From an optimization exercise on the open Yosys and OpenROAD flow, aimed at small area; shortcuts taken in it are not production practice.
RTL that was checked went through simulation tests only; none was proved equivalent to the original.
Some runs may be left out. An edit can pass the tests and still lose a function that they never use.
For run 1, only the layout was checked, not whether the RTL still works.
Power is estimated from default activity; no workload was simulated.

Fig. 1: run 1, cell classes on the final placement
Bar = 50 um. Fill, decap, tap and diode cells in grey.
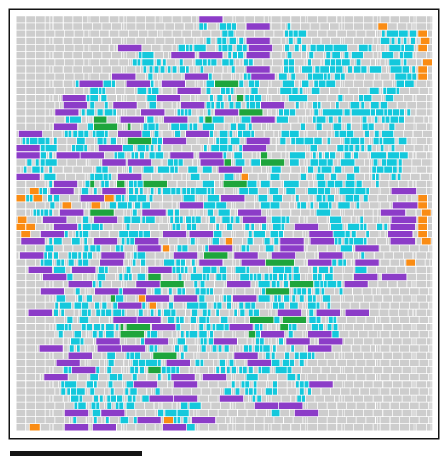
Fig. 2: run 1, wires at chosen ports, followed through buffers
Bar = 50 um.
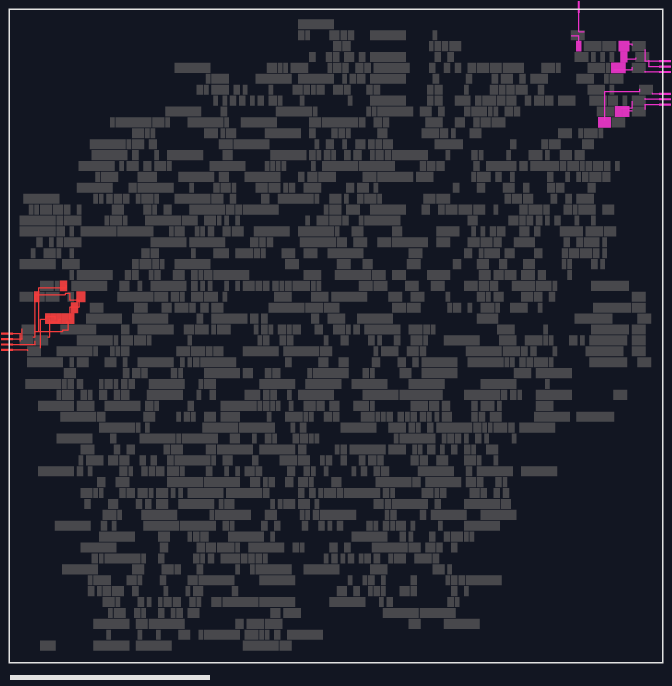
Fig. 3: run 1, cells by drive strength
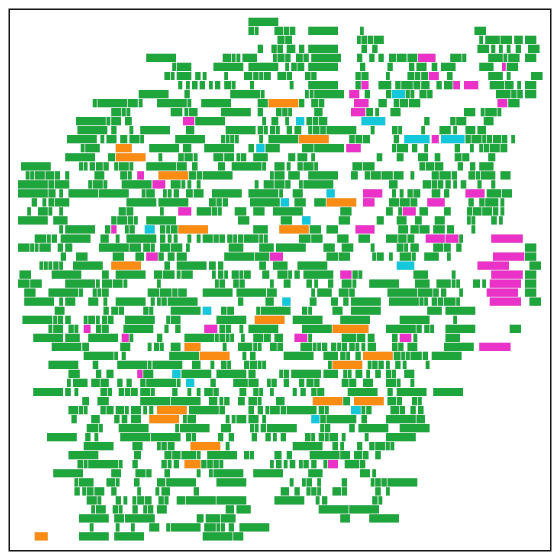
--- flow/constraint.sdc ---
create_clock -name core_clock -period 10.0 [get_ports {clk}]
set_input_delay 2.0000 -clock core_clock [delete_from_list [all_inputs] [get_ports {clk}]]
set_output_delay 2.0000 -clock core_clock [all_outputs]
set_load 0.01 [all_outputs]
--- flow/design.v ---
module key(
    input clk, rst,
    input [3:0] key_in,
    output reg [2:0] key_val
);
    localparam CNT_MAX = 4'd9;  
    reg [3:0] cnt;
    always @(posedge clk or negedge rst) begin
        if (!rst) begin
            cnt <= 4'd0;
        end else begin
            if (key_in[0] && key_in[1] && key_in[2] && key_in[3]) begin
                cnt <= 4'd0;
            end else begin
                cnt <= (cnt == CNT_MAX) ? cnt : (cnt + 1'b1);
            end
        end
    end
    always @(posedge clk or negedge rst) begin
        if (!rst) begin
            key_val <= 3'd0;
        end else if (cnt == CNT_MAX - 1'b1) begin
            if (~key_in[0]) begin
                key_val <= 3'd1;
            end else if (~key_in[1]) begin
                key_val <= 3'd2;
            end else if (~key_in[2]) begin
                key_val <= 3'd3;
            end else if (~key_in[3]) begin
                key_val <= 3'd4;
            end
        end else begin
            key_val <= 3'd0;
        end
    end
endmodule
module seg(
    input clk, rst,
    input [20:0] data,
    output reg [6:0] seg,
    output reg [7:0] sel
);
    localparam  CNT_MAX = 2'd3;  
    localparam  DIGIT0 = 7'b100_0000,
                DIGIT1 = 7'b111_1001,
                DIGIT2 = 7'b010_0100,
                DIGIT3 = 7'b011_0000,
                DIGIT4 = 7'b001_1001,
                DIGIT5 = 7'b001_0010,
                DIGIT6 = 7'b000_0010,
                DIGIT7 = 7'b111_1000,
                DIGIT8 = 7'b000_0000,
                DIGIT9 = 7'b001_0000,
                DASH   = 7'b011_1111;
    reg [1:0] cnt;
    reg [2:0] idx;
    always @(posedge clk or negedge rst) begin
        if (!rst) begin
            cnt <= 2'd0;
            idx <= 3'd0;
            sel <= 8'b1111_1111;
        end else begin
            sel <= ~(1'b1 << idx);
            if (cnt == CNT_MAX) begin  
                cnt <= 2'd0;
                idx <= (idx == 3'd7) ? 3'd0 : (idx + 1'b1);  
            end else begin
                cnt <= cnt + 1'b1;
            end
        end
    end
    reg [6:0] digit;
    always @(*) begin
        case (idx)
            3'd0: digit = data[6:0] % 4'd10;
            3'd1: digit = data[6:0] / 4'd10;
            3'd2: digit = 4'd10;
            3'd3: digit = data[13:7] % 4'd10;
            3'd4: digit = data[13:7] / 4'd10;
            3'd5: digit = 4'd10;
            3'd6: digit = data[20:14] % 4'd10;
            3'd7: digit = data[20:14] / 4'd10;
            default: ;
        endcase
        case (digit)
            4'd0: seg = DIGIT0;
            4'd1: seg = DIGIT1;
            4'd2: seg = DIGIT2;
            4'd3: seg = DIGIT3;
            4'd4: seg = DIGIT4;
            4'd5: seg = DIGIT5;
            4'd6: seg = DIGIT6;
            4'd7: seg = DIGIT7;
            4'd8: seg = DIGIT8;
            4'd9: seg = DIGIT9;
            4'd10: seg = DASH;
            default: seg = 7'dx;
        endcase
    end
endmodule
module clock (
    input clk, rst,
    input [2:0] key_val,
    output reg [20:0] data,
    output reg [2:0] led
);
    localparam  S1 = 3'd1,
                S2 = 3'd2,
                S3 = 3'd3,
                S4 = 3'd4;
    localparam  RUNNING = 1'b0,
                SETTING = 1'b1;
    reg current_state, next_state;
    always @(posedge clk or negedge rst) begin
        if (!rst) begin
            current_state <= RUNNING;
        end else begin
            current_state <= next_state;
        end
    end
    always @(*) begin
        next_state = current_state;
        case (current_state)
            RUNNING: begin
                if (key_val == S2) begin
                    next_state = SETTING;
                end else begin
                    next_state = RUNNING;
                end
            end
            SETTING: begin
                if (key_val == S4) begin
                    next_state = RUNNING;
                end else begin
                    next_state = SETTING;
                end
            end
            default: begin ; end
        endcase
    end
    reg [9:0] cnt;
    localparam CNT_MAX = 10'd999;  
    reg [1:0] choice;
    localparam  SEC     = 2'b00,
                MIN     = 2'b01,
                HOUR    = 2'b11;
    always @(posedge clk or negedge rst) begin
        if (!rst) begin
            data <= 21'd0;
            cnt <= 10'd0;
        end else begin
            case (current_state)
                RUNNING: begin
                    if (cnt == CNT_MAX) begin
                        cnt <= 10'd0;
                        if (data[5:0] == 6'd59) begin
                            data[5:0] <= 6'd0;
                            if (data[12:7] == 6'd59) begin
                                data[12:7] <= 6'd0;
                                if (data[18:14] == 5'd23) begin
                                    data <= 21'd0;
                                end else begin
                                    data[18:14] <= data[18:14] + 1'b1;
                                end
                            end else begin
                                data[12:7] <= data[12:7] + 1'b1;
                            end
                        end else begin
                            data[5:0] <= data[5:0] + 1'b1;
                        end
                    end else begin
                        cnt <= cnt + 1'b1;
                    end
                end
                SETTING: begin
                    cnt <= 10'd0;
                    if (key_val == S3) begin
                        case (choice)
                            SEC: begin
                                data[5:0] <= (data[5:0] == 6'd59) ? 6'd0 : (data[5:0] + 1'b1);
                            end
                            MIN: begin
                                data[12:7] <= (data[12:7] == 6'd59) ? 6'd0 : (data[12:7] + 1'b1);
                            end
                            HOUR: begin
                                data[18:14] <= (data[18:14] == 5'd23) ? 5'd0 : (data[18:14] + 1'b1);
                            end
                            default: begin ; end
                        endcase
                    end
                end
                default: begin ; end
            endcase
        end
    end
    always @(posedge clk or negedge rst) begin
        if (!rst) begin
            choice <= SEC;
        end else begin
            case (current_state)
                RUNNING: begin
                    choice <= SEC;
                end
                SETTING: begin
                    if (key_val == S2) begin
                        case (choice)
                            SEC: begin choice <= MIN; end
                            MIN: begin choice <= HOUR; end
                            HOUR: begin choice <= SEC; end
                            default: begin ; end
                        endcase
                    end
                end
                default: begin ; end
            endcase
        end
    end
    always @(*) begin
        led = 3'b111;
        case (current_state)
            RUNNING: begin
                led = 3'b111;
            end
            SETTING: begin
                case (choice)
                    SEC: begin led = 3'b110; end
                    MIN: begin led = 3'b101; end
                    HOUR: begin led = 3'b011; end
                    default: begin ; end
                endcase
            end
            default: begin ; end
        endcase
    end
endmodule
module stopwatch (
    input clk, rst,
    input [2:0] key_val,
    output reg [20:0] data
);
    localparam  S1 = 3'd1,
                S2 = 3'd2,
                S3 = 3'd3,
                S4 = 3'd4;
    localparam  IDLE    = 2'b00,
                RUNNING = 2'b01,
                PAUSED  = 2'b11;
    reg [1:0] current_state, next_state;
    always @(posedge clk or negedge rst) begin
        if (!rst) begin
            current_state <= IDLE;
        end else begin
            current_state <= next_state;
        end
    end
    always @(*) begin
        next_state = current_state;
        case (current_state)
            IDLE: begin
                if (key_val == S2) begin
                    next_state = RUNNING;
                end else begin
                    next_state = IDLE;
                end
            end
            RUNNING: begin
                if (key_val == S2 ||
                    (data[6:0] == 7'd99 && data[12:7] == 6'd59 && data[20:14] == 7'd99)) begin
                    next_state = PAUSED;
                end else begin
                    next_state = RUNNING;
                end
            end
            PAUSED: begin
                if (key_val == S2) begin
                    next_state = RUNNING;
                end else if (key_val == S3) begin
                    next_state = IDLE;
                end else begin
                    next_state = PAUSED;
                end
            end
            default: begin ; end
        endcase
    end
    reg [3:0] cnt;
    localparam CNT_MAX = 4'd9;  
    always @(posedge clk or negedge rst) begin
        if (!rst) begin
            data <= 21'd0;
            cnt <= 4'd0;
        end else begin
            case (current_state)
                IDLE: begin
                    data <= 21'd0;
                    cnt <= 4'd0;
                end
                RUNNING: begin
                    if (data[6:0] == 7'd99 && data[12:7] == 6'd59 && data[20:14] == 7'd99) begin
                    end else if (cnt == CNT_MAX) begin
                        cnt <= 4'd0;
                        if (data[6:0] == 7'd99) begin
                            data[6:0] <= 7'd0;
                            if (data[12:7] == 6'd59) begin
                                data[12:7] <= 6'd0;
                                data[20:14] <= data[20:14] + 1'b1;
                            end else begin
                                data[12:7] <= data[12:7] + 1'b1;
                            end
                        end else begin
                            data[6:0] <= data[6:0] + 1'b1;
                        end
                    end else begin
                        cnt <= cnt + 1'b1;
                    end
                end
                PAUSED: begin
                end
                default: begin ; end
            endcase
        end
    end
endmodule
module blink(
    input clk, rst, en,
    output reg led
);
    localparam CNT_MAX = 10'd999;  
    reg [9:0] cnt;
    always @(posedge clk or negedge rst) begin
        if (!rst) begin
            cnt <= 10'd0;
            led <= 1'b0;
        end else if (en) begin
            if (cnt == (CNT_MAX >> 1'b1)) begin
                cnt <= 10'd0;
                led <= ~led;
            end else begin
                cnt <= cnt + 1'b1;
            end
        end else begin
            cnt <= 10'd0;
            led <= 1'b0;
        end
    end
endmodule
module buzz(
    input clk, rst, en,
    output buz
);
    localparam CNT_MAX = 3'd7;  
    reg [2:0] cnt;
    always @(posedge clk or negedge rst) begin
        if (!rst) begin
            cnt <= 3'd0;
        end else if (en) begin
            cnt <= (cnt == CNT_MAX) ? 3'd0 : (cnt + 1'b1);
        end else begin
            cnt <= 3'd0;
        end
    end
    assign buz = (cnt <= (CNT_MAX >> 1'b1)) ? 1'b0 : 1'b1;  
endmodule
module timer (
    input clk, rst,
    input [2:0] key_val,
    output reg [20:0] data,
    output reg [2:0] led,
    output buz
);
    localparam  S1 = 3'd1,
                S2 = 3'd2,
                S3 = 3'd3,
                S4 = 3'd4;
    reg en_blink;
    wire led_blink;
    blink u_blink(
        .clk(clk),
        .rst(rst),
        .en(en_blink),
        .led(led_blink)
    );
    reg en_buz;
    reg [9:0] cnt_buz;
    reg [2:0] cnt_repeat;
    localparam REPEATS_MAX = 3'd5;
    buzz u_buzz(
        .clk(clk),
        .rst(rst),
        .en(en_buz),
        .buz(buz)
    );
    localparam  SETTING = 2'b00,
                RUNNING = 2'b01,
                PAUSED = 2'b11,
                TIMEUP = 2'b10;
    reg [1:0] current_state, next_state;
    always @(posedge clk or negedge rst) begin
        if (!rst) begin
            current_state <= SETTING;
        end else begin
            current_state <= next_state;
        end
    end
    always @(*) begin
        next_state = current_state;
        case (current_state)
            SETTING: begin
                if (key_val == S4) begin
                    next_state = RUNNING;
                end else begin
                    next_state = SETTING;
                end
            end
            RUNNING: begin
                if (data == 21'd0) begin
                    next_state = TIMEUP;
                end else begin
                    if (key_val == S4) begin
                        next_state = PAUSED;
                    end else if (key_val == S3) begin
                        next_state = SETTING;
                    end else begin
                        next_state = RUNNING;
                    end
                end
            end
            PAUSED: begin
                if (key_val == S4) begin
                    next_state = RUNNING;
                end else if (key_val == S3) begin
                    next_state = SETTING;
                end else begin
                    next_state = PAUSED;
                end
            end
            TIMEUP: begin
                if (key_val == S4) begin
                    next_state = SETTING;
                end else begin
                    next_state = TIMEUP;
                end
            end
            default: begin ; end
        endcase
    end
    reg [20:0] data_tmp;
    reg [9:0] cnt;
    localparam CNT_MAX = 10'd999;  
    reg [1:0] choice;
    localparam  SEC     = 2'b00,
                MIN     = 2'b01,
                HOUR    = 2'b11;
    always @(posedge clk or negedge rst) begin
        if (!rst) begin
            data <= 21'd0;
            cnt <= 10'd0;
            data_tmp <= 21'd0;
        end else begin
            case (current_state)
                SETTING: begin
                    cnt <= 10'd0;
                    data <= data_tmp;
                    if (key_val == S3) begin
                        case (choice)
                            SEC: begin
                                data[5:0] <= (data[5:0] == 6'd59) ? 6'd0 : (data[5:0] + 1'b1);
                                data_tmp[5:0] <= (data[5:0] == 6'd59) ? 6'd0 : (data[5:0] + 1'b1);
                            end
                            MIN: begin
                                data[12:7] <= (data[12:7] == 6'd59) ? 6'd0 : (data[12:7] + 1'b1);
                                data_tmp[12:7] <= (data[12:7] == 6'd59) ? 6'd0 : (data[12:7] + 1'b1);
                            end
                            HOUR: begin
                                data[18:14] <= (data[18:14] == 5'd23) ? 5'd0 : (data[18:14] + 1'b1);
                                data_tmp[18:14] <= (data[18:14] == 5'd23) ? 5'd0 : (data[18:14] + 1'b1);
                            end
                            default: begin ; end
                        endcase
                    end
                end
                RUNNING: begin
                    if (cnt == CNT_MAX) begin
                        cnt <= 10'd0;
                        if (data[5:0] == 6'd0) begin
                            data[5:0] <= 6'd59;
                            if (data[12:7] == 6'd0) begin
                                data[12:7] <= 6'd59;
                                data[18:14] <= data[18:14] - 1'b1;
                            end else begin
                                data[12:7] <= data[12:7] - 1'b1;
                            end
                        end else begin
                            data[5:0] <= data[5:0] - 1'b1;
                        end
                    end else begin
                        cnt <= cnt + 1'b1;
                    end
                end
                PAUSED: begin
                end
                TIMEUP: begin
                end
                default: begin ; end
            endcase
        end
    end
    always @(posedge clk or negedge rst) begin
        if (!rst) begin
            choice <= SEC;
        end else begin
            case (current_state)
                SETTING: begin
                    if (key_val == S2) begin
                        case (choice)
                            SEC: begin choice <= MIN; end
                            MIN: begin choice <= HOUR; end
                            HOUR: begin choice <= SEC; end
                            default: begin ; end
                        endcase
                    end
                end
                RUNNING: begin
                    choice <= SEC;
                end
                PAUSED: begin
                end
                TIMEUP: begin
                end
                default: begin ; end
            endcase
        end
    end
    always @(*) begin
        led = 3'b111;
        en_blink = 1'b0;
        case (current_state)
            SETTING: begin
                case (choice)
                    SEC: begin led = 3'b110; end
                    MIN: begin led = 3'b101; end
                    HOUR: begin led = 3'b011; end
                    default: begin ; end
                endcase
            end
            RUNNING: begin
                led = 3'b111;
            end
            PAUSED: begin
            end
            TIMEUP: begin
                en_blink = 1'b1;
                led = {2'b11, led_blink};
            end
            default: begin ; end
        endcase
    end
    always @(posedge clk or negedge rst) begin
        if (!rst) begin
            en_buz <= 1'b0;
            cnt_buz <= 10'd0;
            cnt_repeat <= 3'd0;
        end else begin
            case (current_state)
                SETTING: begin
                    en_buz <= 1'b0;
                    cnt_buz <= 10'd0;
                    cnt_repeat <= 3'd0;
                end
                RUNNING: begin
                end
                PAUSED: begin
                end
                TIMEUP: begin
                    if (cnt_repeat < REPEATS_MAX) begin
                        if (cnt_buz <= (CNT_MAX >> 1'b1)) begin
                            en_buz <= 1'b1;
                            cnt_buz <= cnt_buz + 1'b1;
                        end else if (cnt_buz < CNT_MAX) begin
                            en_buz <= 1'b0;
                            cnt_buz <= cnt_buz + 1'b1;
                        end else begin
                            cnt_buz <= 10'd0;
                            cnt_repeat <= cnt_repeat + 1'b1;
                        end
                    end else begin
                        en_buz <= 1'b0;
                    end
                end
                default: begin ; end
            endcase
        end
    end
endmodule
module top(
    input clk, rst,
    input [3:0] key_in,
    output [6:0] seg,
    output [7:0] sel,
    output reg [2:0] led, sel_led,
    output buz
);
    wire [2:0] key_val;
    localparam  S1 = 3'd1,
                S2 = 3'd2,
                S3 = 3'd3,
                S4 = 3'd4;
    key u_key(
        .clk(clk),
        .rst(rst),
        .key_in(key_in),
        .key_val(key_val)
    );
    reg [20:0] data_to_show;
    seg u_seg(
        .clk(clk),
        .rst(rst),
        .seg(seg),
        .sel(sel),
        .data(data_to_show)
    );
    wire [20:0] data_clock, data_stopwatch, data_timer;
    wire [2:0] led_clock, led_timer;
    wire [2:0] key_val_clock, key_val_stopwatch, key_val_timer;
    reg [1:0] current_state, next_state;
    localparam  CLOCK       = 2'b00,
                STOPWATCH   = 2'b01,
                TIMER       = 2'b11;
    assign key_val_clock = (current_state == CLOCK) ? key_val : 3'd0;
    assign key_val_stopwatch = (current_state == STOPWATCH) ? key_val : 3'd0;
    assign key_val_timer = (current_state == TIMER) ? key_val : 3'd0;
    clock u_clock (
        .clk(clk),
        .rst(rst),
        .key_val(key_val_clock),
        .data(data_clock),
        .led(led_clock)
    );
    stopwatch u_stopwatch (
        .clk(clk),
        .rst(rst),
        .key_val(key_val_stopwatch),
        .data(data_stopwatch)
    );
    timer u_timer (
        .clk(clk),
        .rst(rst),
        .key_val(key_val_timer),
        .data(data_timer),
        .led(led_timer),
        .buz(buz)
    );
    always @(posedge clk or negedge rst) begin
        if (!rst) begin
            current_state <= CLOCK;
        end else begin
            current_state <= next_state;
        end
    end
    always @(*) begin
        next_state = current_state;
        case (current_state)
            CLOCK: begin
                if (key_val == S1) begin
                    next_state = STOPWATCH;
                end else begin
                    next_state = CLOCK;
                end
            end
            STOPWATCH: begin
                if (key_val == S1) begin
                    next_state = TIMER;
                end else begin
                    next_state = STOPWATCH;
                end
            end
            TIMER: begin
                if (key_val == S1) begin
                    next_state = CLOCK;
                end else begin
                    next_state = TIMER;
                end
            end
            default: begin ; end
        endcase
    end
    always @(*) begin
        led = 3'b111;
        data_to_show = 20'd0;
        sel_led = 3'b111;
        case (current_state)
            CLOCK: begin
                led = 3'b110;
                data_to_show = data_clock;
                sel_led = led_clock;
            end
            STOPWATCH: begin
                led = 3'b101;
                data_to_show = data_stopwatch;
                sel_led = 3'b111;
            end
            TIMER: begin
                led = 3'b011;
                data_to_show = data_timer;
                sel_led = led_timer;
            end
            default: begin ; end
        endcase
    end
endmodule
--- flow/run.sh ---
#!/bin/bash
# synth_recipe.tcl (not shown) runs the flow's synth.tcl, then flattens the netlist and writes it again
# the make line also repeats each setting of config.mk as NAME=value (left out here)
make -C /OpenROAD-flow-scripts/flow DESIGN_CONFIG=/design/flow/config.mk WORK_HOME=/design/flow/orfs CLKGATE_MAP_FILE= SYNTH_SCRIPT=/design/flow/synth_recipe.tcl finish
--- flow/config.mk ---
export PLATFORM = sky130hd
export DESIGN_NAME = top
export DESIGN_NICKNAME = top
export VERILOG_FILES = /design/flow/design.v
export SDC_FILE = /design/flow/constraint.sdc
export NUM_CORES = 4
export LEC_CHECK = 0
export CAP_MARGIN = 20
export CORE_MARGIN = 2
export CORE_UTILIZATION = 40
export SLEW_MARGIN = 20
==> PnR_summary.wiki, run 1 <==
{| class="wikitable"
! Metric !! Value
|-
| Outcome || timing/DRC/antenna clean
|-
| Maximum fanout count along the critical path || 17
|-
| Sum of buffers and inverters on the critical path || 5
|-
| Multi-input gate share of total cell area || 52.21%
|-
| Multi-Input Combinational || 925
|-
| Via count || 8706
|-
| Worst hold endpoint || u_seg.cnt[0]
|-
| Worst hold-check slack || 431.3 ps
|-
| Reg2reg setup slack || 6790 ps
|-
| Tapcells inserted || 330
|-
| Slew @ Worst Pin || 949.7 ps
|-
| Nets || 1225
|-
| Portion of netlist area occupied by mux cells || 2.311%
|-
| Via count of the first global-routing pass || 8226
|-
| Data arrival, critical path || 6370 ps
|-
| Number of remaining DRC errors || 0
|-
| Startpoint of the lowest-slack hold path || u_seg.cnt[0]
|-
| Termination of the worst setup path || seg[3]
|-
| Clock slew seen by the registers of the worst setup and hold paths || 60 ps
|-
| Insertion delay of the later-clocked pin in the worst-skew pair || 430 ps
|-
| Synthesized instance count || 1172
|-
| Clock tree sinks || 154
|-
| Worst max-slew margin expressed relative to the limit || 36.54%
|-
| Proportion of cell area spent on the clock network || 5.124%
|-
| Post-synthesis sequential area ratio || 38.36%
|-
| Remaining Overflow, GRT || 0
|-
| Comb. pwr || 0.000479 W
|-
| Global routing usage on met2 || 31.43%
|-
| Residual antenna-violating net count after detailed routing || 0
|-
| Top layer used by detailed routing || met4
|-
| Mapped Nets || 1226
|-
| Layout cell share with drive strength beyond 1 || 6.926%
|-
| Final count of hold timing violations || 0
|-
| Combinational family with the most area after synthesis || simple AND/OR/NAND/NOR gates
|-
| Internal power consumption || 0.001203 W
|-
| Type of the most critical hold path || flip-flop to flip-flop
|-
| Beginning of the critical path || current_state[1]
|-
| Post-synthesis share of cell area spent on xor and xnor gates || 3.826%
|-
| Number of hold buffers added after CTS || 0
|-
| GR Layer Usage met3 || 3.209%
|-
| Mapped Area || 10070 um2
|-
| Number of cells on the worst reg-to-reg path || 11
|-
| Number of max-capacitance violations reported || 0
|-
| Dominant class by area || multi-input combinational cells
|-
| P_seq || 0.000726 W
|-
| Place WS || 2115 ps
|-
| Switching power as a share of total power || 34.13%
|-
| Kind of critical path || flip-flop to primary output
|-
| Max Clk Rate || 119.5 MHz
|-
| R2r endpoint || u_stopwatch.data[19]
|-
| Die area || 26470 um2
|-
| Number of setup buffers added after CTS || 0
|-
| Placed instance count || 1482
|-
| Flops & latches, synth || 154
|-
| CTS tree || done
|-
| Cell type with the largest total area after synthesis || sky130_fd_sc_hd__dfrtp_1
|-
| Area of combinational cells with multiple inputs || 5801 um2
|-
| CORE AREA || 24960 um2
|-
| Clock buf count || 22
|-
| Detailed placement HPWL || 17700 um
|-
| Fraction of post-synthesis cell area in the top cell type by area || 36.27%
|-
| TritonCTS Buffers || 17
|-
| Die Ht || 162.7 um
|-
| Number of enable flip-flop cells after synthesis || 0
|-
| Area post-placement || 10540 um2
|-
| Family of cells with the greatest summed delay on the critical path || compound AO/OA/AOI/OAI gates
|-
| Static power due to leakage || 4.584 nW
|-
| Avg Inst Size Synth || 8.594 um2
|-
| Minimum clock period after layout || 8369 ps
|-
| Share of synthesized flip-flops with an asynchronous set or reset || 100.0%
|-
| Sequential power share || 39.7%
|-
| Number of setup violations in the final report || 0
|-
| Post-detailed-route via-to-cell ratio || 5.750
|-
| Largest net degree at the start of global routing || 102
|-
| Top library cells by usage in the layout, fill and taps aside || sky130_fd_sc_hd__nand2_1 (146), sky130_fd_sc_hd__dfrtp_1 (146), sky130_fd_sc_hd__nor2_1 (120)
|-
| Biggest power consumer among the groups || registers
|-
| CP Capture Type || primary output
|-
| Routed wire per std cell || 16.19 um
|-
| Maximum single-stage delay on the critical path || 640 ps
|-
| Launch instance of the worst register-to-register path || u_stopwatch.data[0]
|-
| Floorplan die width || 162.7 um
|-
| Hold Path Depth || 1
|-
| Final WL || 24510 um
|-
| Cell breakdown of the critical path || inv_1, ha_1, buf_4, a222oi_1, o22a_1, nand4_1, nor2_1, nor2_1, ha_1, nor3_1, mux2i_1, o211ai_1, nor2_1, inv_1, ha_1, inv_1, nand3_1, o211ai_1, a2111oi_0, o311a_1, ha_1, a21o_1, o21ai_2, clkdlybuf4s50_1
|-
| Register area || 3864 um2
|-
| Final period utilization || 83.69%
|-
| Post-synth cell types || 94
|-
| Met1 Track Usage GR || 26.72%
|-
| Number of antenna violations at the first check in global routing || 0
|-
| Fillers || 2491
|-
| Final Slew Violations || 0
|-
| Antenna cell count || 0
|-
| First-pass iteration count of the detailed router || 10
|-
| Logic pwr share || 26.2%
|-
| Global-route wire length before repair || 41930 um
|-
| Synth Area in Simple Gates || 22.96%
|-
| Count of warnings emitted by yosys || 8
|-
| Flip-flop count of the largest register, all copies and words added || 20
|-
| Number of logic inverters in the finished layout || 41
|-
| Synthesized-area fraction occupied by ao, oa, aoi and oai cells || 22.43%
|-
| Clock root buffer || sky130_fd_sc_hd__clkbuf_16
|}
## Picture notes: Fig. 1
Key: green = clock drivers and dummy loads [cells 32, share of their area 5.3%]; purple = registers [cells 154, share of their area 36%]; orange = remaining buffers and delay cells [cells 32, share of their area 2.9%]; cyan = remaining logic cells [cells 966, share of their area 56%]
Seq area share: 34.78%
utilization after layout: 44.50%
num rows: 58

## Picture notes: Fig. 2
Key: red = key_in [bits 4, direction input, edge west, end cells 9, wire 101 um]; magenta = seg [bits 7, direction output, edge 6 east, 1 north, end cells 7, wire 68.7 um]
I/O pin cnt: 28
number of input and output port buffers inserted: 27

## Picture notes: Fig. 3
Key: orange = x6 and larger [cells 22, most used clkbuf_16]; magenta = x2 [cells 43, most used dfstp_2]; green = x1 and smaller [cells 1102]; cyan = x3 and x4 [cells 17]
final instance area: 11110 um2
final worst setup slack: 1631 ps
area growth from synthesis to layout: 10.30%
non-clock buffer instance count of the final layout: 32

## Run 2: files that changed since run 1, shown whole
==> flow/design.v <==
module key(
    input clk, rst,
    input [3:0] key_in,
    output reg [3:0] kv
);
    reg [3:0] cnt;
    wire any = ~&key_in;
    always @(posedge clk or negedge rst) begin
        if (!rst) begin
            cnt <= 4'd0;
        end else if (!any) begin
            cnt <= 4'd0;
        end else if (cnt != 4'd9) begin
            cnt <= cnt + 1'b1;
        end
    end
    wire hit = (cnt == 4'd8);
    always @(posedge clk or negedge rst) begin
        if (!rst) begin
            kv <= 4'd0;
        end else begin
            kv[0] <= hit & ~key_in[0];
            kv[1] <= hit & key_in[0] & ~key_in[1];
            kv[2] <= hit & key_in[0] & key_in[1] & ~key_in[2];
            kv[3] <= hit & key_in[0] & key_in[1] & key_in[2] & ~key_in[3];
        end
    end
endmodule
module seg(
    input clk, rst,
    input [6:0] f0, f1, f2,
    output reg [6:0] seg,
    output [7:0] sel
);
    reg [1:0] cnt;
    reg [2:0] idx;
    reg started;
    always @(posedge clk or negedge rst) begin
        if (!rst) begin
            cnt <= 2'd0;
            idx <= 3'd0;
            started <= 1'b0;
        end else begin
            started <= 1'b1;
            cnt <= cnt + 1'b1;
            if (cnt == 2'd3) idx <= idx + 1'b1;
        end
    end
    wire [2:0] pidx = idx - (cnt == 2'd0);
    assign sel = started ? ~(8'd1 << pidx) : 8'hFF;
    reg [6:0] v;
    reg tens, dash;
    always @(*) begin
        v = f0; tens = 1'b0; dash = 1'b0;
        case (idx)
            3'd0: begin v = f0; end
            3'd1: begin v = f0; tens = 1'b1; end
            3'd2: begin dash = 1'b1; end
            3'd3: begin v = f1; end
            3'd4: begin v = f1; tens = 1'b1; end
            3'd5: begin dash = 1'b1; end
            3'd6: begin v = f2; end
            3'd7: begin v = f2; tens = 1'b1; end
        endcase
    end
    wire [3:0] digit = tens ? v / 4'd10 : v % 4'd10;
    always @(*) begin
        if (dash) seg = 7'b011_1111;
        else case (digit)
            4'd0: seg = 7'b100_0000;
            4'd1: seg = 7'b111_1001;
            4'd2: seg = 7'b010_0100;
            4'd3: seg = 7'b011_0000;
            4'd4: seg = 7'b001_1001;
            4'd5: seg = 7'b001_0010;
            4'd6: seg = 7'b000_0010;
            4'd7: seg = 7'b111_1000;
            4'd8: seg = 7'b000_0000;
            4'd9: seg = 7'b001_0000;
            default: seg = 7'bx;
        endcase
    end
endmodule
module clock(
    input clk, rst,
    input k2, k3, k4,
    output reg [5:0] sec, min,
    output reg [4:0] hr,
    output [2:0] led
);
    reg [1:0] st;
    wire setting = |st;
    always @(posedge clk or negedge rst) begin
        if (!rst) begin
            st <= 2'd0;
        end else if (!setting) begin
            if (k2) st <= 2'd1;
        end else if (k4) begin
            st <= 2'd0;
        end else if (k2) begin
            st <= (st == 2'd3) ? 2'd1 : st + 1'b1;
        end
    end
    assign led = ~{st == 2'd3, st == 2'd2, st == 2'd1};
    reg [9:0] cnt;
    wire wrap = (cnt == 10'd999);
    always @(posedge clk or negedge rst) begin
        if (!rst) begin
            cnt <= 10'd0;
        end else if (setting | wrap) begin
            cnt <= 10'd0;
        end else begin
            cnt <= cnt + 1'b1;
        end
    end
    wire tick = ~setting & wrap;
    wire s59 = (sec == 6'd59);
    wire m59 = (min == 6'd59);
    wire inc_s = tick | (st == 2'd1 & k3);
    wire inc_m = (tick & s59) | (st == 2'd2 & k3);
    wire inc_h = (tick & s59 & m59) | (st == 2'd3 & k3);
    always @(posedge clk or negedge rst) begin
        if (!rst) begin
            sec <= 6'd0;
            min <= 6'd0;
            hr <= 5'd0;
        end else begin
            if (inc_s) sec <= s59 ? 6'd0 : sec + 1'b1;
            if (inc_m) min <= m59 ? 6'd0 : min + 1'b1;
            if (inc_h) hr <= (hr == 5'd23) ? 5'd0 : hr + 1'b1;
        end
    end
endmodule
module stopwatch(
    input clk, rst,
    input k2, k3,
    output reg [6:0] hs,
    output reg [5:0] sec,
    output reg [6:0] min
);
    reg [1:0] st;
    wire idle = ~st[0] & ~st[1];
    wire run = st[0];
    wire paused = st[1];
    wire h99 = (hs == 7'd99);
    wire s59 = (sec == 6'd59);
    wire lim = h99 & s59 & (min == 7'd99);
    always @(posedge clk or negedge rst) begin
        if (!rst) begin
            st <= 2'b00;
        end else if (idle) begin
            if (k2) st <= 2'b01;
        end else if (run) begin
            if (k2 | lim) st <= 2'b10;
        end else begin
            if (k2) st <= 2'b01;
            else if (k3) st <= 2'b00;
        end
    end
    reg [3:0] cnt;
    wire go = run & ~lim;
    wire tick = go & (cnt == 4'd9);
    always @(posedge clk or negedge rst) begin
        if (!rst) begin
            cnt <= 4'd0;
        end else if (idle | tick) begin
            cnt <= 4'd0;
        end else if (go) begin
            cnt <= cnt + 1'b1;
        end
    end
    always @(posedge clk or negedge rst) begin
        if (!rst) begin
            hs <= 7'd0;
            sec <= 6'd0;
            min <= 7'd0;
        end else if (idle) begin
            hs <= 7'd0;
            sec <= 6'd0;
            min <= 7'd0;
        end else if (tick) begin
            hs <= h99 ? 7'd0 : hs + 1'b1;
            if (h99) sec <= s59 ? 6'd0 : sec + 1'b1;
            if (h99 & s59) min <= min + 1'b1;
        end
    end
endmodule
module timer(
    input clk, rst,
    input k2, k3, k4,
    output reg [5:0] sec, min,
    output reg [4:0] hr,
    output [2:0] led,
    output reg buz
);
    reg [2:0] st;
    wire setting = ~st[2];
    wire run = st[2] & ~st[1] & ~st[0];
    wire paused = st[2] & st[0];
    wire timeup = st[2] & st[1];
    wire zero = ~|{sec, min, hr};
    always @(posedge clk or negedge rst) begin
        if (!rst) begin
            st <= 3'b000;
        end else if (setting) begin
            if (k4) st <= 3'b100;
            else if (k2) st <= (st == 3'b010) ? 3'b000 : st + 1'b1;
        end else if (run) begin
            if (zero) st <= 3'b110;
            else if (k4) st <= 3'b101;
            else if (k3) st <= 3'b000;
        end else if (paused) begin
            if (k4) st <= 3'b100;
            else if (k3) st <= 3'b000;
        end else begin
            if (k4) st <= 3'b000;
        end
    end
    reg h;
    reg [8:0] l;
    wire lw = (l == 9'd499);
    wire clr = setting | (run & zero);
    wire cen = run | timeup;
    always @(posedge clk or negedge rst) begin
        if (!rst) begin
            h <= 1'b0;
            l <= 9'd0;
        end else if (clr) begin
            h <= 1'b0;
            l <= 9'd0;
        end else if (cen) begin
            l <= lw ? 9'd0 : l + 1'b1;
            if (lw) h <= ~h;
        end
    end
    wire tick = run & h & lw;
    reg [5:0] tsec, tmin;
    reg [4:0] thr;
    wire i_s = setting & k3 & (st[1:0] == 2'b00);
    wire i_m = setting & k3 & (st[1:0] == 2'b01);
    wire i_h = setting & k3 & (st[1:0] == 2'b10);
    wire [5:0] nsec = i_s ? ((tsec == 6'd59) ? 6'd0 : tsec + 1'b1) : tsec;
    wire [5:0] nmin = i_m ? ((tmin == 6'd59) ? 6'd0 : tmin + 1'b1) : tmin;
    wire [4:0] nhr  = i_h ? ((thr == 5'd23) ? 5'd0 : thr + 1'b1) : thr;
    always @(posedge clk or negedge rst) begin
        if (!rst) begin
            tsec <= 6'd0;
            tmin <= 6'd0;
            thr <= 5'd0;
        end else begin
            tsec <= nsec;
            tmin <= nmin;
            thr <= nhr;
        end
    end
    wire s0 = (sec == 6'd0);
    wire m0 = (min == 6'd0);
    always @(posedge clk or negedge rst) begin
        if (!rst) begin
            sec <= 6'd0;
            min <= 6'd0;
            hr <= 5'd0;
        end else if (setting) begin
            sec <= nsec;
            min <= nmin;
            hr <= nhr;
        end else if (tick) begin
            sec <= s0 ? 6'd59 : sec - 1'b1;
            if (s0) min <= m0 ? 6'd59 : min - 1'b1;
            if (s0 & m0) hr <= hr - 1'b1;
        end
    end
    reg [2:0] rep;            
    wire done = rep[2] & ~rep[1];
    reg en;
    always @(posedge clk or negedge rst) begin
        if (!rst) begin
            rep <= 3'b000;
            en <= 1'b0;
            buz <= 1'b0;
        end else begin
            if (!timeup) rep <= 3'b000;
            else if (h & lw & ~done) rep <= {rep[1:0], ~rep[2]};
            en <= timeup & ~h & ~done;
            buz <= en & (h | l[2]);
        end
    end
    assign led = setting ? ~{st[1], st[0], ~(st[1] | st[0])} : {2'b11, ~timeup | h};
endmodule
module top(
    input clk, rst,
    input [3:0] key_in,
    output [6:0] seg,
    output [7:0] sel,
    output [2:0] led, sel_led,
    output buz
);
    wire [3:0] kv;
    key u_key(.clk(clk), .rst(rst), .key_in(key_in), .kv(kv));
    reg mt, ms;
    always @(posedge clk or negedge rst) begin
        if (!rst) begin
            mt <= 1'b0;
            ms <= 1'b0;
        end else if (kv[0]) begin
            mt <= ms;
            ms <= ~(mt | ms);
        end
    end
    wire mc = ~(mt | ms);
    assign led = {~mt, ~ms, ~mc};
    wire [5:0] c_sec, c_min;
    wire [4:0] c_hr;
    wire [2:0] c_led;
    clock u_clock(.clk(clk), .rst(rst),
        .k2(kv[1] & mc), .k3(kv[2] & mc), .k4(kv[3] & mc),
        .sec(c_sec), .min(c_min), .hr(c_hr), .led(c_led));
    wire [6:0] w_hs, w_min;
    wire [5:0] w_sec;
    stopwatch u_stopwatch(.clk(clk), .rst(rst),
        .k2(kv[1] & ms), .k3(kv[2] & ms),
        .hs(w_hs), .sec(w_sec), .min(w_min));
    wire [5:0] t_sec, t_min;
    wire [4:0] t_hr;
    wire [2:0] t_led;
    timer u_timer(.clk(clk), .rst(rst),
        .k2(kv[1] & mt), .k3(kv[2] & mt), .k4(kv[3] & mt),
        .sec(t_sec), .min(t_min), .hr(t_hr), .led(t_led), .buz(buz));
    assign sel_led = mt ? t_led : ms ? 3'b111 : c_led;
    wire [6:0] f0 = mt ? {1'b0, t_sec} : ms ? w_hs  : {1'b0, c_sec};
    wire [6:0] f1 = mt ? {1'b0, t_min} : ms ? {1'b0, w_sec} : {1'b0, c_min};
    wire [6:0] f2 = mt ? {2'b0, t_hr}  : ms ? w_min : {2'b0, c_hr};
    seg u_seg(.clk(clk), .rst(rst), .f0(f0), .f1(f1), .f2(f2), .seg(seg), .sel(sel));
endmodule
==> flow/config.mk <==
export PLATFORM = sky130hd
export DESIGN_NAME = top
export DESIGN_NICKNAME = top
export VERILOG_FILES = /design/flow/design.v
export SDC_FILE = /design/flow/constraint.sdc
export NUM_CORES = 4
export LEC_CHECK = 0
export ABC_AREA = 1
export CAP_MARGIN = 20
export CORE_MARGIN = 2
export CORE_UTILIZATION = 75
export SLEW_MARGIN = 20
Fig. 4: run 2, cell classes on the final placement
Bar = 20 um. Fill, decap, tap and diode cells in grey.
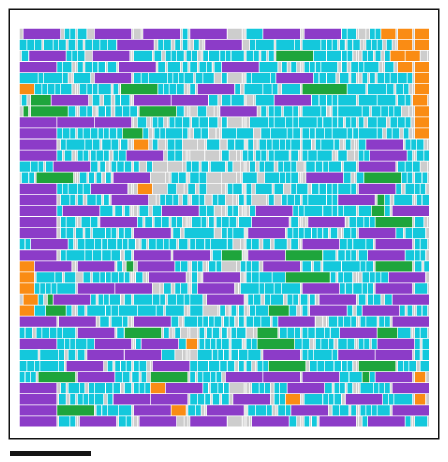
Key: orange = remaining buffers and delay cells [cells 29, share of their area 3.3%]; purple = registers [cells 123, share of their area 36%]; green = clock drivers and dummy loads [cells 31, share of their area 6.9%]; cyan = remaining logic cells [cells 864, share of their area 53%]
Seq area share: 35.62%
utilization after layout: 87.61%
CORE AREA: 9864 um2
final instance area: 8642 um2
num rows: 36

Fig. 5: run 2, supply voltage drop heat map
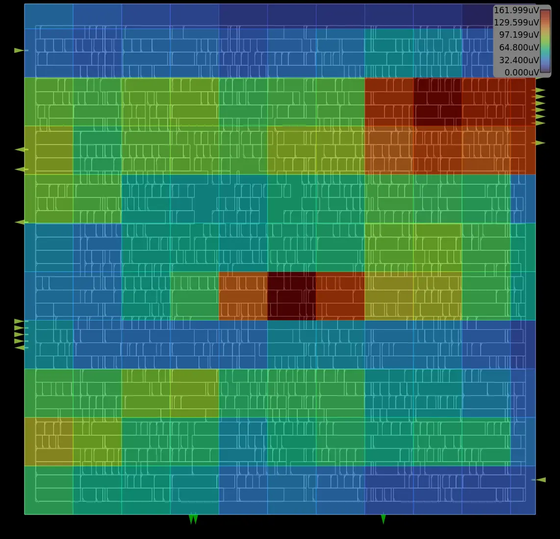
Final Total Pwr: 0.002519 W
internal power consumption: 0.001426 W
net switching power figure: 0.001093 W
P per Cell Area: 291.5 nW/um2

Fig. 6: run 2, cells by drive strength
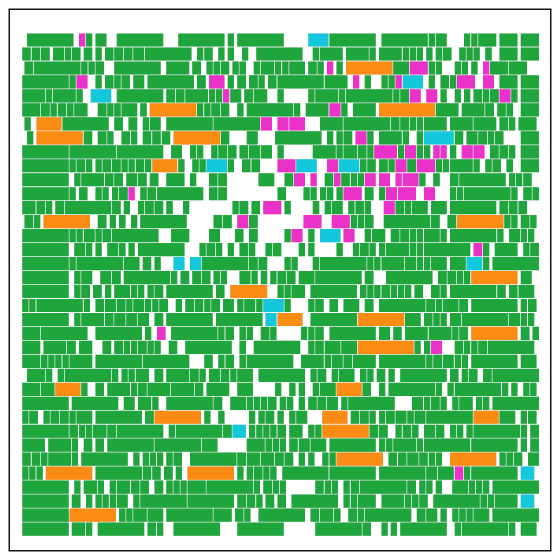
Key: green = x1 and smaller [cells 953, most used nand2_1]; orange = x6 and larger [cells 26, most used clkbuf_16]; magenta = x2 [cells 52, most used nand2_2]; cyan = x3 and x4 [cells 16]
final worst setup slack: 2924 ps
non-clock buffer instance count of the final layout: 29
area growth from synthesis to layout: 12.68%

==> PnR_summary.wiki, run 2 <==
{| class="wikitable"
! Metric !! Value
|-
| Post-synthesis share of cell area spent on xor and xnor gates || 2.055%
|-
| Residual antenna-violating net count after detailed routing || 0
|-
| P_seq || 0.000654 W
|-
| Worst hold endpoint || u_timer.buz
|-
| Share of synthesized flip-flops with an asynchronous set or reset || 100.0%
|-
| Beginning of the critical path || u_seg.idx[0]
|-
| Floorplan die width || 105.1 um
|-
| Maximum fanout count along the critical path || 10
|-
| CP Capture Type || primary output
|-
| Placed instance count || 1149
|-
| Via count || 7202
|-
| Minimum clock period after layout || 7076 ps
|-
| Largest net degree at the start of global routing || 70
|-
| Proportion of cell area spent on the clock network || 6.805%
|-
| Routed wire per std cell || 16.88 um
|-
| Met1 Track Usage GR || 48.65%
|-
| Hold Path Depth || 1
|-
| Number of input and output port buffers inserted || 27
|-
| Family of cells with the greatest summed delay on the critical path || simple AND/OR/NAND/NOR gates
|-
| Clock slew seen by the registers of the worst setup and hold paths || 60 ps
|-
| Maximum single-stage delay on the critical path || 530 ps
|-
| TritonCTS Buffers || 17
|-
| CTS tree || done
|-
| Avg Inst Size Synth || 7.685 um2
|-
| R2r endpoint || u_timer.hr[4]
|-
| Register area || 3078 um2
|-
| Final Slew Violations || 0
|-
| Number of setup buffers added after CTS || 0
|-
| Startpoint of the lowest-slack hold path || u_timer.en
|-
| Multi-Input Combinational || 689
|-
| Termination of the worst setup path || seg[3]
|-
| Data arrival, critical path || 5080 ps
|-
| Cell type with the largest total area after synthesis || sky130_fd_sc_hd__dfrtp_1
|-
| Total of cells resized after clock tree synthesis || 0
|-
| Post-detailed-route via-to-cell ratio || 6.103
|-
| Number of max-capacitance violations reported || 0
|-
| Clock tree sinks || 123
|-
| Place WS || 3564 ps
|-
| Number of setup violations in the final report || 0
|-
| Area post-placement || 8054 um2
|-
| Detailed placement HPWL || 13050 um
|-
| Switching power as a share of total power || 43.39%
|-
| Clock buf count || 25
|-
| Top layer used by detailed routing || met4
|-
| Post-synth cell types || 51
|-
| Die area || 11050 um2
|-
| Multi-input gate share of total cell area || 44.69%
|-
| Global routing usage on met2 || 63.36%
|-
| Synthesized instance count || 998
|-
| Top library cells by usage in the layout, fill and taps aside || sky130_fd_sc_hd__nand2_1 (175), sky130_fd_sc_hd__inv_1 (160), sky130_fd_sc_hd__dfrtp_1 (123)
|-
| First-pass iteration count of the detailed router || 7
|-
| Type of the most critical hold path || flip-flop to flip-flop
|-
| Fraction of post-synthesis cell area in the top cell type by area || 40.13%
|-
| Insertion delay of the later-clocked pin in the worst-skew pair || 530 ps
|-
| Final count of hold timing violations || 0
|-
| Final period utilization || 70.76%
|-
| Dominant class by area || multi-input combinational cells
|-
| Nets || 1083
|-
| Combinational family with the most area after synthesis || simple AND/OR/NAND/NOR gates
|-
| Max Clk Rate || 141.3 MHz
|-
| Clock root buffer || sky130_fd_sc_hd__clkbuf_8
|-
| Peak supply drop || 0.0003465 V
|-
| Global-route wire length before repair || 33180 um
|-
| Layout cell share with drive strength beyond 1 || 8.978%
|-
| Remaining Overflow, GRT || 0
|-
| Synthesized-area fraction occupied by ao, oa, aoi and oai cells || 14.32%
|-
| Launch instance of the worst register-to-register path || u_timer.l[4]
|-
| Biggest power consumer among the groups || combinational cells
|-
| Number of logic inverters in the finished layout || 175
|-
| Sequential power share || 26.0%
|-
| Number of enable flip-flop cells after synthesis || 0
|-
| Antenna cell count || 0
|-
| Comb. pwr || 0.00126 W
|-
| Fillers || 532
|-
| Count of warnings emitted by yosys || 6
|-
| Slew @ Worst Pin || 916.1 ps
|-
| Mapped Nets || 1046
|-
| Flops & latches, synth || 123
|-
| Number of antenna violations at the first check in global routing || 0
|-
| Worst max-slew margin expressed relative to the limit || 38.92%
|-
| Flip-flop count of the largest register, all copies and words added || 10
|-
| Outcome || timing/DRC/antenna clean
|-
| Synth Area in Simple Gates || 27.08%
|-
| Sum of buffers and inverters on the critical path || 7
|-
| Number of hold buffers added after CTS || 0
|-
| Logic pwr share || 49.9%
|-
| Via count of the first global-routing pass || 6915
|-
| Mapped Area || 7670 um2
|-
| Worst hold-check slack || 455.1 ps
|}
==> run 2 -> run 3 <==
--- a/flow/config.mk
+++ b/flow/config.mk
@@ -9,4 +9,4 @@
 export CAP_MARGIN = 20
 export CORE_MARGIN = 2
-export CORE_UTILIZATION = 75
+export CORE_UTILIZATION = 40
 export SLEW_MARGIN = 20
Fig. 7: run 3, cell classes on the final placement
Bar = 50 um. Fill, decap, tap and diode cells in grey.
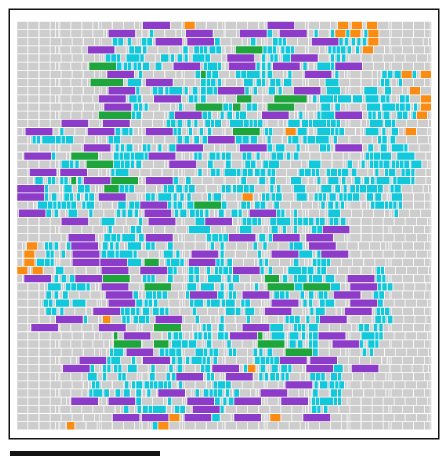
Key: green = clock drivers and dummy loads [cells 30, share of their area 7.2%]; orange = remaining buffers and delay cells [cells 29, share of their area 3.3%]; purple = registers [cells 123, share of their area 36%]; cyan = remaining logic cells [cells 864, share of their area 53%]
utilization after layout: 46.84%
final instance area: 8791 um2
num rows: 50

Fig. 8: run 3, cells by drive strength
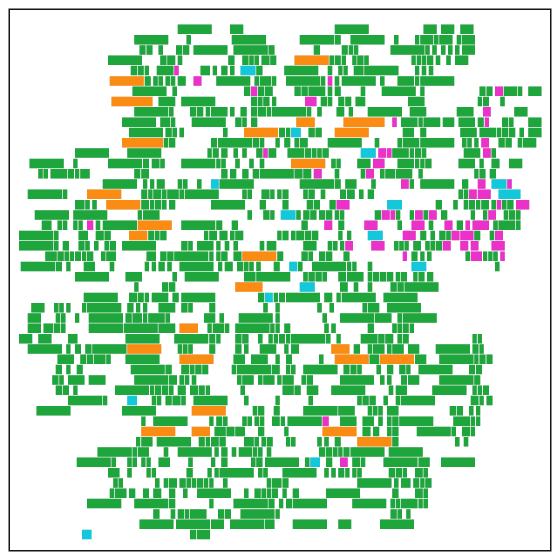
Key: cyan = x3 and x4 [cells 16]; green = x1 and smaller [cells 952, most used nand2_1]; orange = x6 and larger [cells 26, most used clkbuf_16]; magenta = x2 [cells 52, most used nand2_2]
area growth from synthesis to layout: 14.62%
final worst setup slack: 3171 ps

Fig. 9: run 3, sequential cells coloured by instance or generate block
Other sequential cells in the stronger grey, the rest of the logic in the fainter grey.
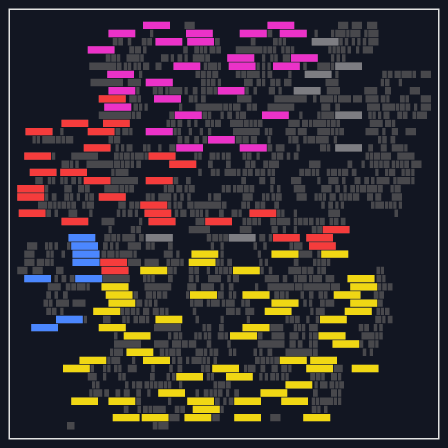
Key: blue = u_key [sequential cells 8, where west]; yellow = u_timer [sequential cells 52]; magenta = u_stopwatch [sequential cells 26]; red = u_clock [sequential cells 29]
final cell count without fillers: 1280
die area: 20300 um2

==> PnR_summary.wiki, run 3 <==
{| class="wikitable"
! Metric !! Value
|-
| Outcome || timing/DRC/antenna clean
|-
| Logic pwr share || 48.3%
|-
| Biggest power consumer among the groups || combinational cells
|-
| Antenna cell count || 0
|-
| Final count of hold timing violations || 0
|-
| Number of max-capacitance violations reported || 0
|-
| Reg2reg setup slack || 6880 ps
|-
| Placed instance count || 1250
|-
| Number of setup buffers added after CTS || 0
|-
| Maximum single-stage delay on the critical path || 640 ps
|-
| Total of cells resized after clock tree synthesis || 0
|-
| Hold Path Depth || 1
|-
| Top layer used by detailed routing || met4
|-
| Startpoint of the lowest-slack hold path || u_seg.cnt[0]
|-
| Minimum clock period after layout || 6829 ps
|-
| Clock buf count || 23
|-
| Termination of the worst setup path || seg[3]
|-
| Clock tree sinks || 123
|-
| Slew @ Worst Pin || 864.1 ps
|-
| Insertion delay of the later-clocked pin in the worst-skew pair || 420 ps
|-
| Largest net degree at the start of global routing || 69
|-
| Combinational family with the most area after synthesis || simple AND/OR/NAND/NOR gates
|-
| Floorplan die width || 142.5 um
|-
| Static power due to leakage || 4.132 nW
|-
| Seq area share || 35.01%
|-
| Count of warnings emitted by yosys || 6
|-
| Global routing usage on met2 || 28.54%
|-
| First-pass iteration count of the detailed router || 5
|-
| Place WS || 3605 ps
|-
| Post-synthesis sequential area ratio || 40.13%
|-
| Net switching power figure || 0.001035 W
|-
| Number of cells on the worst reg-to-reg path || 14
|-
| Switching power as a share of total power || 41.64%
|-
| Max Clk Rate || 146.4 MHz
|-
| Multi-Input Combinational || 689
|-
| Avg Inst Size Synth || 7.685 um2
|-
| Via count || 6516
|-
| Maximum fanout count along the critical path || 17
|-
| Non-clock buffer instance count of the final layout || 29
|-
| Number of logic inverters in the finished layout || 175
|-
| Peak supply drop || 0.0001374 V
|-
| Synthesized instance count || 998
|-
| Flops & latches, synth || 123
|-
| Area of combinational cells with multiple inputs || 3862 um2
|-
| Final Total Pwr || 0.002486 W
|-
| Final WL || 17250 um
|-
| GR Layer Usage met3 || 3.331%
|-
| Post-synth cell types || 51
|-
| Multi-input gate share of total cell area || 43.94%
|-
| Number of remaining DRC errors || 0
|-
| Top library cells by usage in the layout, fill and taps aside || sky130_fd_sc_hd__nand2_1 (175), sky130_fd_sc_hd__inv_1 (160), sky130_fd_sc_hd__dfrtp_1 (123)
|-
| Kind of critical path || flip-flop to primary output
|-
| I/O pin cnt || 28
|}

-- re-timing with driven ports --
Ports are ideal in the flow. The routed layouts listed here were re-timed in OpenROAD. Step 1 (the two cells are an assumption about what drives the block):
set clk [get_ports {clk}]
set_driving_cell -lib_cell sky130_fd_sc_hd__clkbuf_16 $clk
set_driving_cell -lib_cell sky130_fd_sc_hd__buf_2 [delete_from_list [all_inputs] $clk]
Step 2 times the ports against the registers' clock, not the clock port: input delays grow and output delays shrink by t, the midpoint of the rising clock arrivals with the driver on. Slacks: ideal / step 1 / step 2; pairs: ideal / step 1.
run | t (ns) | slack for setup (ns) | worst slew at a driven data input, ns
run 1 | 0.471 | 1.631 / 1.582 / 2.052 | 0.04
run 2 | 0.569 | 2.924 / 2.886 / 3.455 | 0.03
run 3 | 0.457 | 3.171 / 3.128 / 3.585 | 0.03
After both steps every run listed still meets setup and hold.
